Context: an optimization exercise on an open-source flow, tuned for small area. The choices shown serve that exercise and are no tape-out recipe.
No functional check of the RTL was part of this run.

metal_stack.png
(1 px per µm)
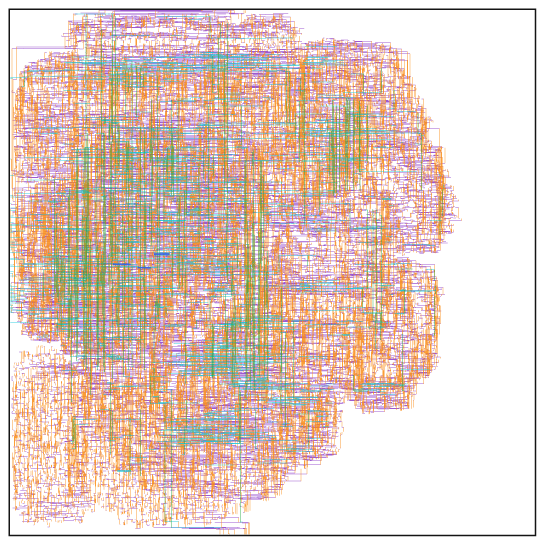
pdn.png
(1 px per µm) Pins as bars on the die edge.
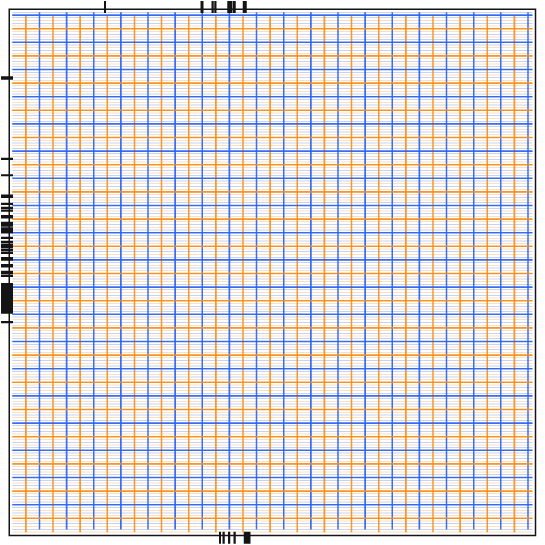
final_congestion.png
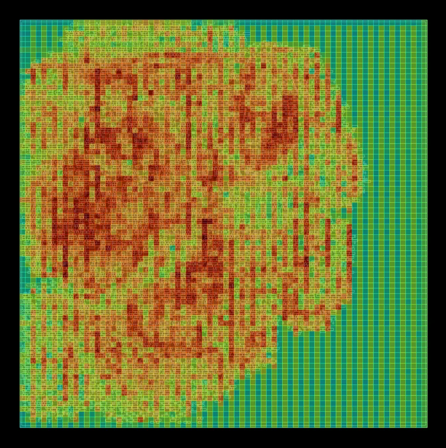
layout.png
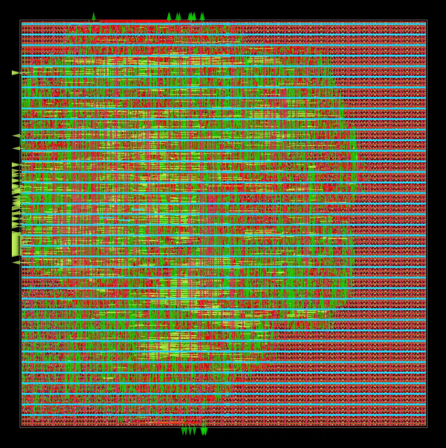
==> flow/run.sh <==
#!/bin/bash
# synth_recipe.tcl (not shown) runs the flow's synth.tcl, then flattens the netlist and writes it again
# the make line also repeats each setting of config.mk as NAME=value (left out here)
make -C /OpenROAD-flow-scripts/flow DESIGN_CONFIG=/design/flow/config.mk WORK_HOME=/design/flow/orfs CLKGATE_MAP_FILE= SYNTH_SCRIPT=/design/flow/synth_recipe.tcl finish
==> flow/config.mk <==
export PLATFORM = sky130hd
export DESIGN_NAME = stepper_driver
export DESIGN_NICKNAME = stepper_driver
export VERILOG_FILES = /design/flow/design.v
export SDC_FILE = /design/flow/constraint.sdc
export NUM_CORES = 4
export LEC_CHECK = 0
export CAP_MARGIN = 20
export CORE_MARGIN = 2
export CORE_UTILIZATION = 40
export SLEW_MARGIN = 20
==> flow/constraint.sdc <==
create_clock -name core_clock -period 25.0 [get_ports {clk}]
set_input_delay 5.0000 -clock core_clock [delete_from_list [all_inputs] [get_ports {clk}]]
set_output_delay 5.0000 -clock core_clock [all_outputs]
set_load 0.01 [all_outputs]
==> flow/design.v <==
module stepper_driver (
    input  wire        clk,                 
    input  wire        reset_n,             
    input  wire [3:0]  avs_s0_address,      
    input  wire        avs_s0_write,        
    input  wire [31:0] avs_s0_writedata,    
    input  wire        avs_s0_read,         
    output reg  [31:0] avs_s0_readdata,     
    output wire        avs_s0_waitrequest,
    output reg         step_pin,            
    output reg         dir_pin,             
    input  wire        home_switch          
);
    reg [31:0] target_speed, target_pos, accel_val, max_speed_val;
    reg [31:0] min_limit, max_limit;
    reg [31:0] current_speed;  
    reg [31:0] position_counter, step_accumulator;
    reg        mode_select;  
    reg        home_switch_triggered;
    localparam ACCUM_CONST = 32'd86;        
    always @(posedge clk or negedge reset_n) begin
        if (!reset_n) begin
            target_speed <= 32'd0;
            target_pos   <= 32'd0;
            accel_val    <= 32'd1000;
            max_speed_val<= 32'd1000;
            min_limit    <= 32'h80000000;
            max_limit    <= 32'h7FFFFFFF;
            mode_select <= 1'b0;
            home_switch_triggered <= 1'b0;
        end else begin
            home_switch_triggered <= home_switch;
            if (avs_s0_write) begin
                case (avs_s0_address)
                    4'd0: begin target_speed <= avs_s0_writedata; mode_select <= 0; end
                    4'd1: begin target_pos   <= avs_s0_writedata; mode_select <= 1; end
                    4'd2: accel_val     <= avs_s0_writedata;
                    4'd3: max_speed_val <= avs_s0_writedata;
                    4'd4: min_limit     <= avs_s0_writedata;
                    4'd5: max_limit     <= avs_s0_writedata;
                endcase
            end
            if (avs_s0_read) begin
                case (avs_s0_address)
                    4'd0: avs_s0_readdata <= target_speed;
                    4'd1: avs_s0_readdata <= target_pos;
                    4'd2: avs_s0_readdata <= accel_val;
                    4'd3: avs_s0_readdata <= max_speed_val;
                    4'd4: avs_s0_readdata <= min_limit;
                    4'd5: avs_s0_readdata <= max_limit;
                    4'd6: avs_s0_readdata <= current_speed;
                    4'd7: avs_s0_readdata <= position_counter;
                    4'd8: avs_s0_readdata <= home_switch_triggered;
                    default: avs_s0_readdata <= 32'hDEADBEEF;
                endcase
            end
        end
    end
    wire signed [31:0] dist_error = $signed(target_pos) - $signed(position_counter);
    wire signed [31:0] v_curr_s   = $signed(current_speed);
    wire [63:0] dist_abs_64 = (dist_error < 0) ? -dist_error : dist_error;
    wire [63:0] v_sq_64     = v_curr_s * v_curr_s;
    wire moving_towards = (v_curr_s != 0) && ((dist_error > 0) == (v_curr_s > 0));
    wire need_to_brake  = moving_towards && (v_sq_64 >= (64'd2 * accel_val * dist_abs_64));
    wire signed [31:0] pos_target_vel = (dist_error == 0) ? 32'd0 :
                                        (need_to_brake)   ? 32'd0 :
                                        (dist_error > 0)  ? $signed(max_speed_val) : -$signed(max_speed_val);
    wire signed [31:0] raw_target = (mode_select) ? pos_target_vel : $signed(target_speed);
    wire limit_pos = ($signed(position_counter) >= $signed(max_limit));
    wire limit_neg = ($signed(position_counter) <= $signed(min_limit));
    wire signed [31:0] final_target = (raw_target > 0 && limit_pos) ? 32'd0 :
                                      (raw_target < 0 && limit_neg) ? 32'd0 :
                                      raw_target;
    reg [31:0] ramp_timer;
    reg [15:0] speed_fraction;
    wire [31:0] accel_fraction = accel_val & 32'hFFFF;
    wire [31:0] speed_frac_ext = {16'b0, speed_fraction};
    wire [31:0] frac_sum       = speed_frac_ext + accel_fraction;
    wire [31:0] step_inc  = (accel_val >> 16) + (frac_sum >> 16);
    wire [15:0] next_frac = frac_sum[15:0];
    always @(posedge clk or negedge reset_n) begin
        if (!reset_n) begin
            ramp_timer <= 0;
            current_speed <= 0;
            speed_fraction <= 0;
        end else begin
            ramp_timer <= ramp_timer + 1;
            if (ramp_timer >= 32'd763) begin  
                ramp_timer <= 0;
                if ($signed(current_speed) < final_target) begin
                    if (($signed(current_speed) + $signed(step_inc)) >= final_target)
                        current_speed <= final_target;
                    else
                        current_speed <= current_speed + step_inc;
                    speed_fraction <= next_frac;
                end else if ($signed(current_speed) > final_target) begin
                    if (($signed(current_speed) - $signed(step_inc)) <= final_target)
                        current_speed <= final_target;
                    else
                        current_speed <= current_speed - step_inc;
                    speed_fraction <= next_frac;
                end else begin
                    speed_fraction <= 0;
                end
            end
        end
    end
    wire [31:0] abs_speed = (current_speed[31]) ? (~current_speed + 32'd1) : current_speed;
    wire [31:0] increment = 2 * abs_speed * ACCUM_CONST;
    wire [32:0] next_sum = step_accumulator + increment;  
    always @(posedge clk or negedge reset_n) begin
        if (!reset_n) begin
            step_accumulator <= 32'd0;
            position_counter <= 32'd0;
            step_pin <= 1'b0;
            dir_pin  <= 1'b0;
        end else begin
            if (abs_speed > 0) begin
            if ((!current_speed[31] && limit_pos) || (current_speed[31] && limit_neg)) begin
                 step_accumulator <= 32'd0;
                 step_pin <= 1'b0;
            end else begin
                step_accumulator <= next_sum[31:0];
                dir_pin <= current_speed[31];
                if (next_sum[32]) begin 
                    step_pin <= ~step_pin;
                    if (step_pin == 1'b0) begin
                        if (dir_pin) position_counter <= position_counter - 32'd1;
                        else         position_counter <= position_counter + 32'd1;
                    end
                end
            end
            end else begin
                 step_accumulator <= 32'd0;
                 step_pin <= 1'b0;
            end
            if (avs_s0_write && (avs_s0_address == 4'd7)) begin
                position_counter <= avs_s0_writedata;
            end
        end
    end
    assign avs_s0_waitrequest = 1'b0;
endmodule
==> run notes <==
status=no timing/DRC/antenna violations; delay-heaviest family, CP=compound AO/OA/AOI/OAI gates; total number of vias=79900; Final Hold Slack=0.482 ns; Most common cell on crit path=fa_1; Reg clk slew, reported paths=0.07 ns; dpl cells=approximately 15000; gr busiest metal=met2; Worst EP arrival=23.97 ns; share of cells above drive strength 1=about 5.3%; Yosys top cell by area=fa_1; Final clock-cell share=1.43%; tap cell count=3570; Seq cells post-synth=370; Storage cell area=between 9000 and 10000 µm²; met2 Use GR=39.3%; worst setup margin=about 1.6 ns; number of non-clock inverters in the layout=~2700; DRT met1 WL=between 100000 and 150000 µm; Max Buffers Root-to-Sink=3; WP depth=71; Crit Path Max Fanout=29; global-route congestion overflow total=0; Post-synth top cells=inv_1 (2684), fa_1 (2400), nand2_1 (981); PortBufs=74; Worst setup EP type=register; hold_sp=ramp_timer[0]$_DFF_PN0_; Synth Area in Adders=a little over half; Synth Warn #=1; Slew HR=~22%; n_diodes=10; global-route met3 utilization=around 3.4%; Syn-to-layout area delta=7.92%; Slowest Stage Delay on Critical Path=0.79 ns; Worst Setup EP=current_speed[18]$_DFFE_PN0P_; vias per cell=around 5.2; area occupied by multi-input gates=89300 µm²; DR iter-0 viols=slightly above 6000; most frequent cells in the layout=inv_1 (2684), fa_1 (2400), nand2_1 (981); Final period util=between 90% and 100%; Post-CTS Setup Inserts=0; largest net degree at the start of global routing=71; WP buf/inv=8; antenna-violating nets left=0; Post-DP Area=between 100000 and 150000 µm²; unrepaired setup endpoints after global routing=false; mux cell area share after synthesis=2.14%; Top Metal Used=met5; H-tree depth=2; first-pass GRT wire length=520000 µm; reg2reg path depth=71; Final Hold Fails=0; sequential cell area fraction in the yosys report=under 10%; post-place setup slack=between 1.5 and 2 ns; Cell variety after synth=between 100 and 150; Synth Instances=11500; CTS tree=built; share of the synthesized area in the top cell type=roughly 44%; sequential cell count=370; Crit. Startpoint=position_counter[4]$_DFFE_PN0P_; most frequent cell after synthesis=inv_1; TritonCTS Buffers=between 40 and 50; CTS resizes=0; Crit Reg-Reg Startpoint=position_counter[4]$_DFFE_PN0P_; WHS Path Cells=1; most common flop cell mapped by yosys=dfrtp_1; RR Endpoint=current_speed[18]$_DFFE_PN0P_; Netlist Area Pre-Place=108000 µm²; Startpoint Class=register; Synth Area in XOR/XNOR=under 10%; main combinational cell family by area after synthesis=adder cells; Worst Setup Path Type=register to register; Post-Synth Simple-Gate Area=12.6%; max_cap viols=0; Worst-Skew Late Latency=0.70 ns; Total Routing Usage GR=roughly 25%; final-layout fill cell count=26700; clkbuf count=between 50 and 60; buffer share of cell area=about 1.7%; Worst Max-Slew Pin Slew=about 1.2 ns; Non-clock buffers=239; Hold EP=ramp_timer[0]$_DFF_PN0_; die area=about 280000 µm²; residual DRC count=0
-- metal_stack.png (at the start) --
legend:
  met3:
    colour: cyan
    wire_length: 25.5 mm
  met2:
    colour: orange
    wire_length: 152 mm
  met1:
    colour: purple
    wire_length: 141 mm
  met4:
    colour: green
    wire_length: 15500 µm
  met5:
    colour: blue
    wire_length: 42.3 µm

-- pdn.png (at the start) --
legend:
  VSS:
    colour: orange
  VDD:
    colour: blue
met5 straps: 38
met1 rails: 192

-- final_congestion.png (at the start) --
Core Util, Final: 43.3%
Wirelength per Cell: 21.7 µm

-- layout.png (at the start) --
wirelength, routed: 333000 µm
chip width: 525 µm
io pins: 76
# rows: 191
Non-Filler Instances: 15400

[static timing again, ports no longer ideal]
Ports are ideal in the flow. The routed layout listed here was re-timed in OpenROAD. Step 1: set_driving_cell puts a clkbuf_16 on clk and a buf_2 on each other input, an assumption about the parent block. Step 2 also shifts input and output timing later by t, the mid clock arrival at the registers, as if the neighbouring blocks saw the same clock. Three values: ideal ports, drivers, drivers and shift; two values: the first two.
shift t [ns]: 0.737
slack for setup (ns): 1.592 / 1.592 / 1.592
worst setup path after step 2: register to register
worst data-port slew with drivers (ns): 0.15
After both steps this run still meets setup and hold. The setup slack of this run moves by 0.000 ns with the drivers and by 0.000 ns with both steps.
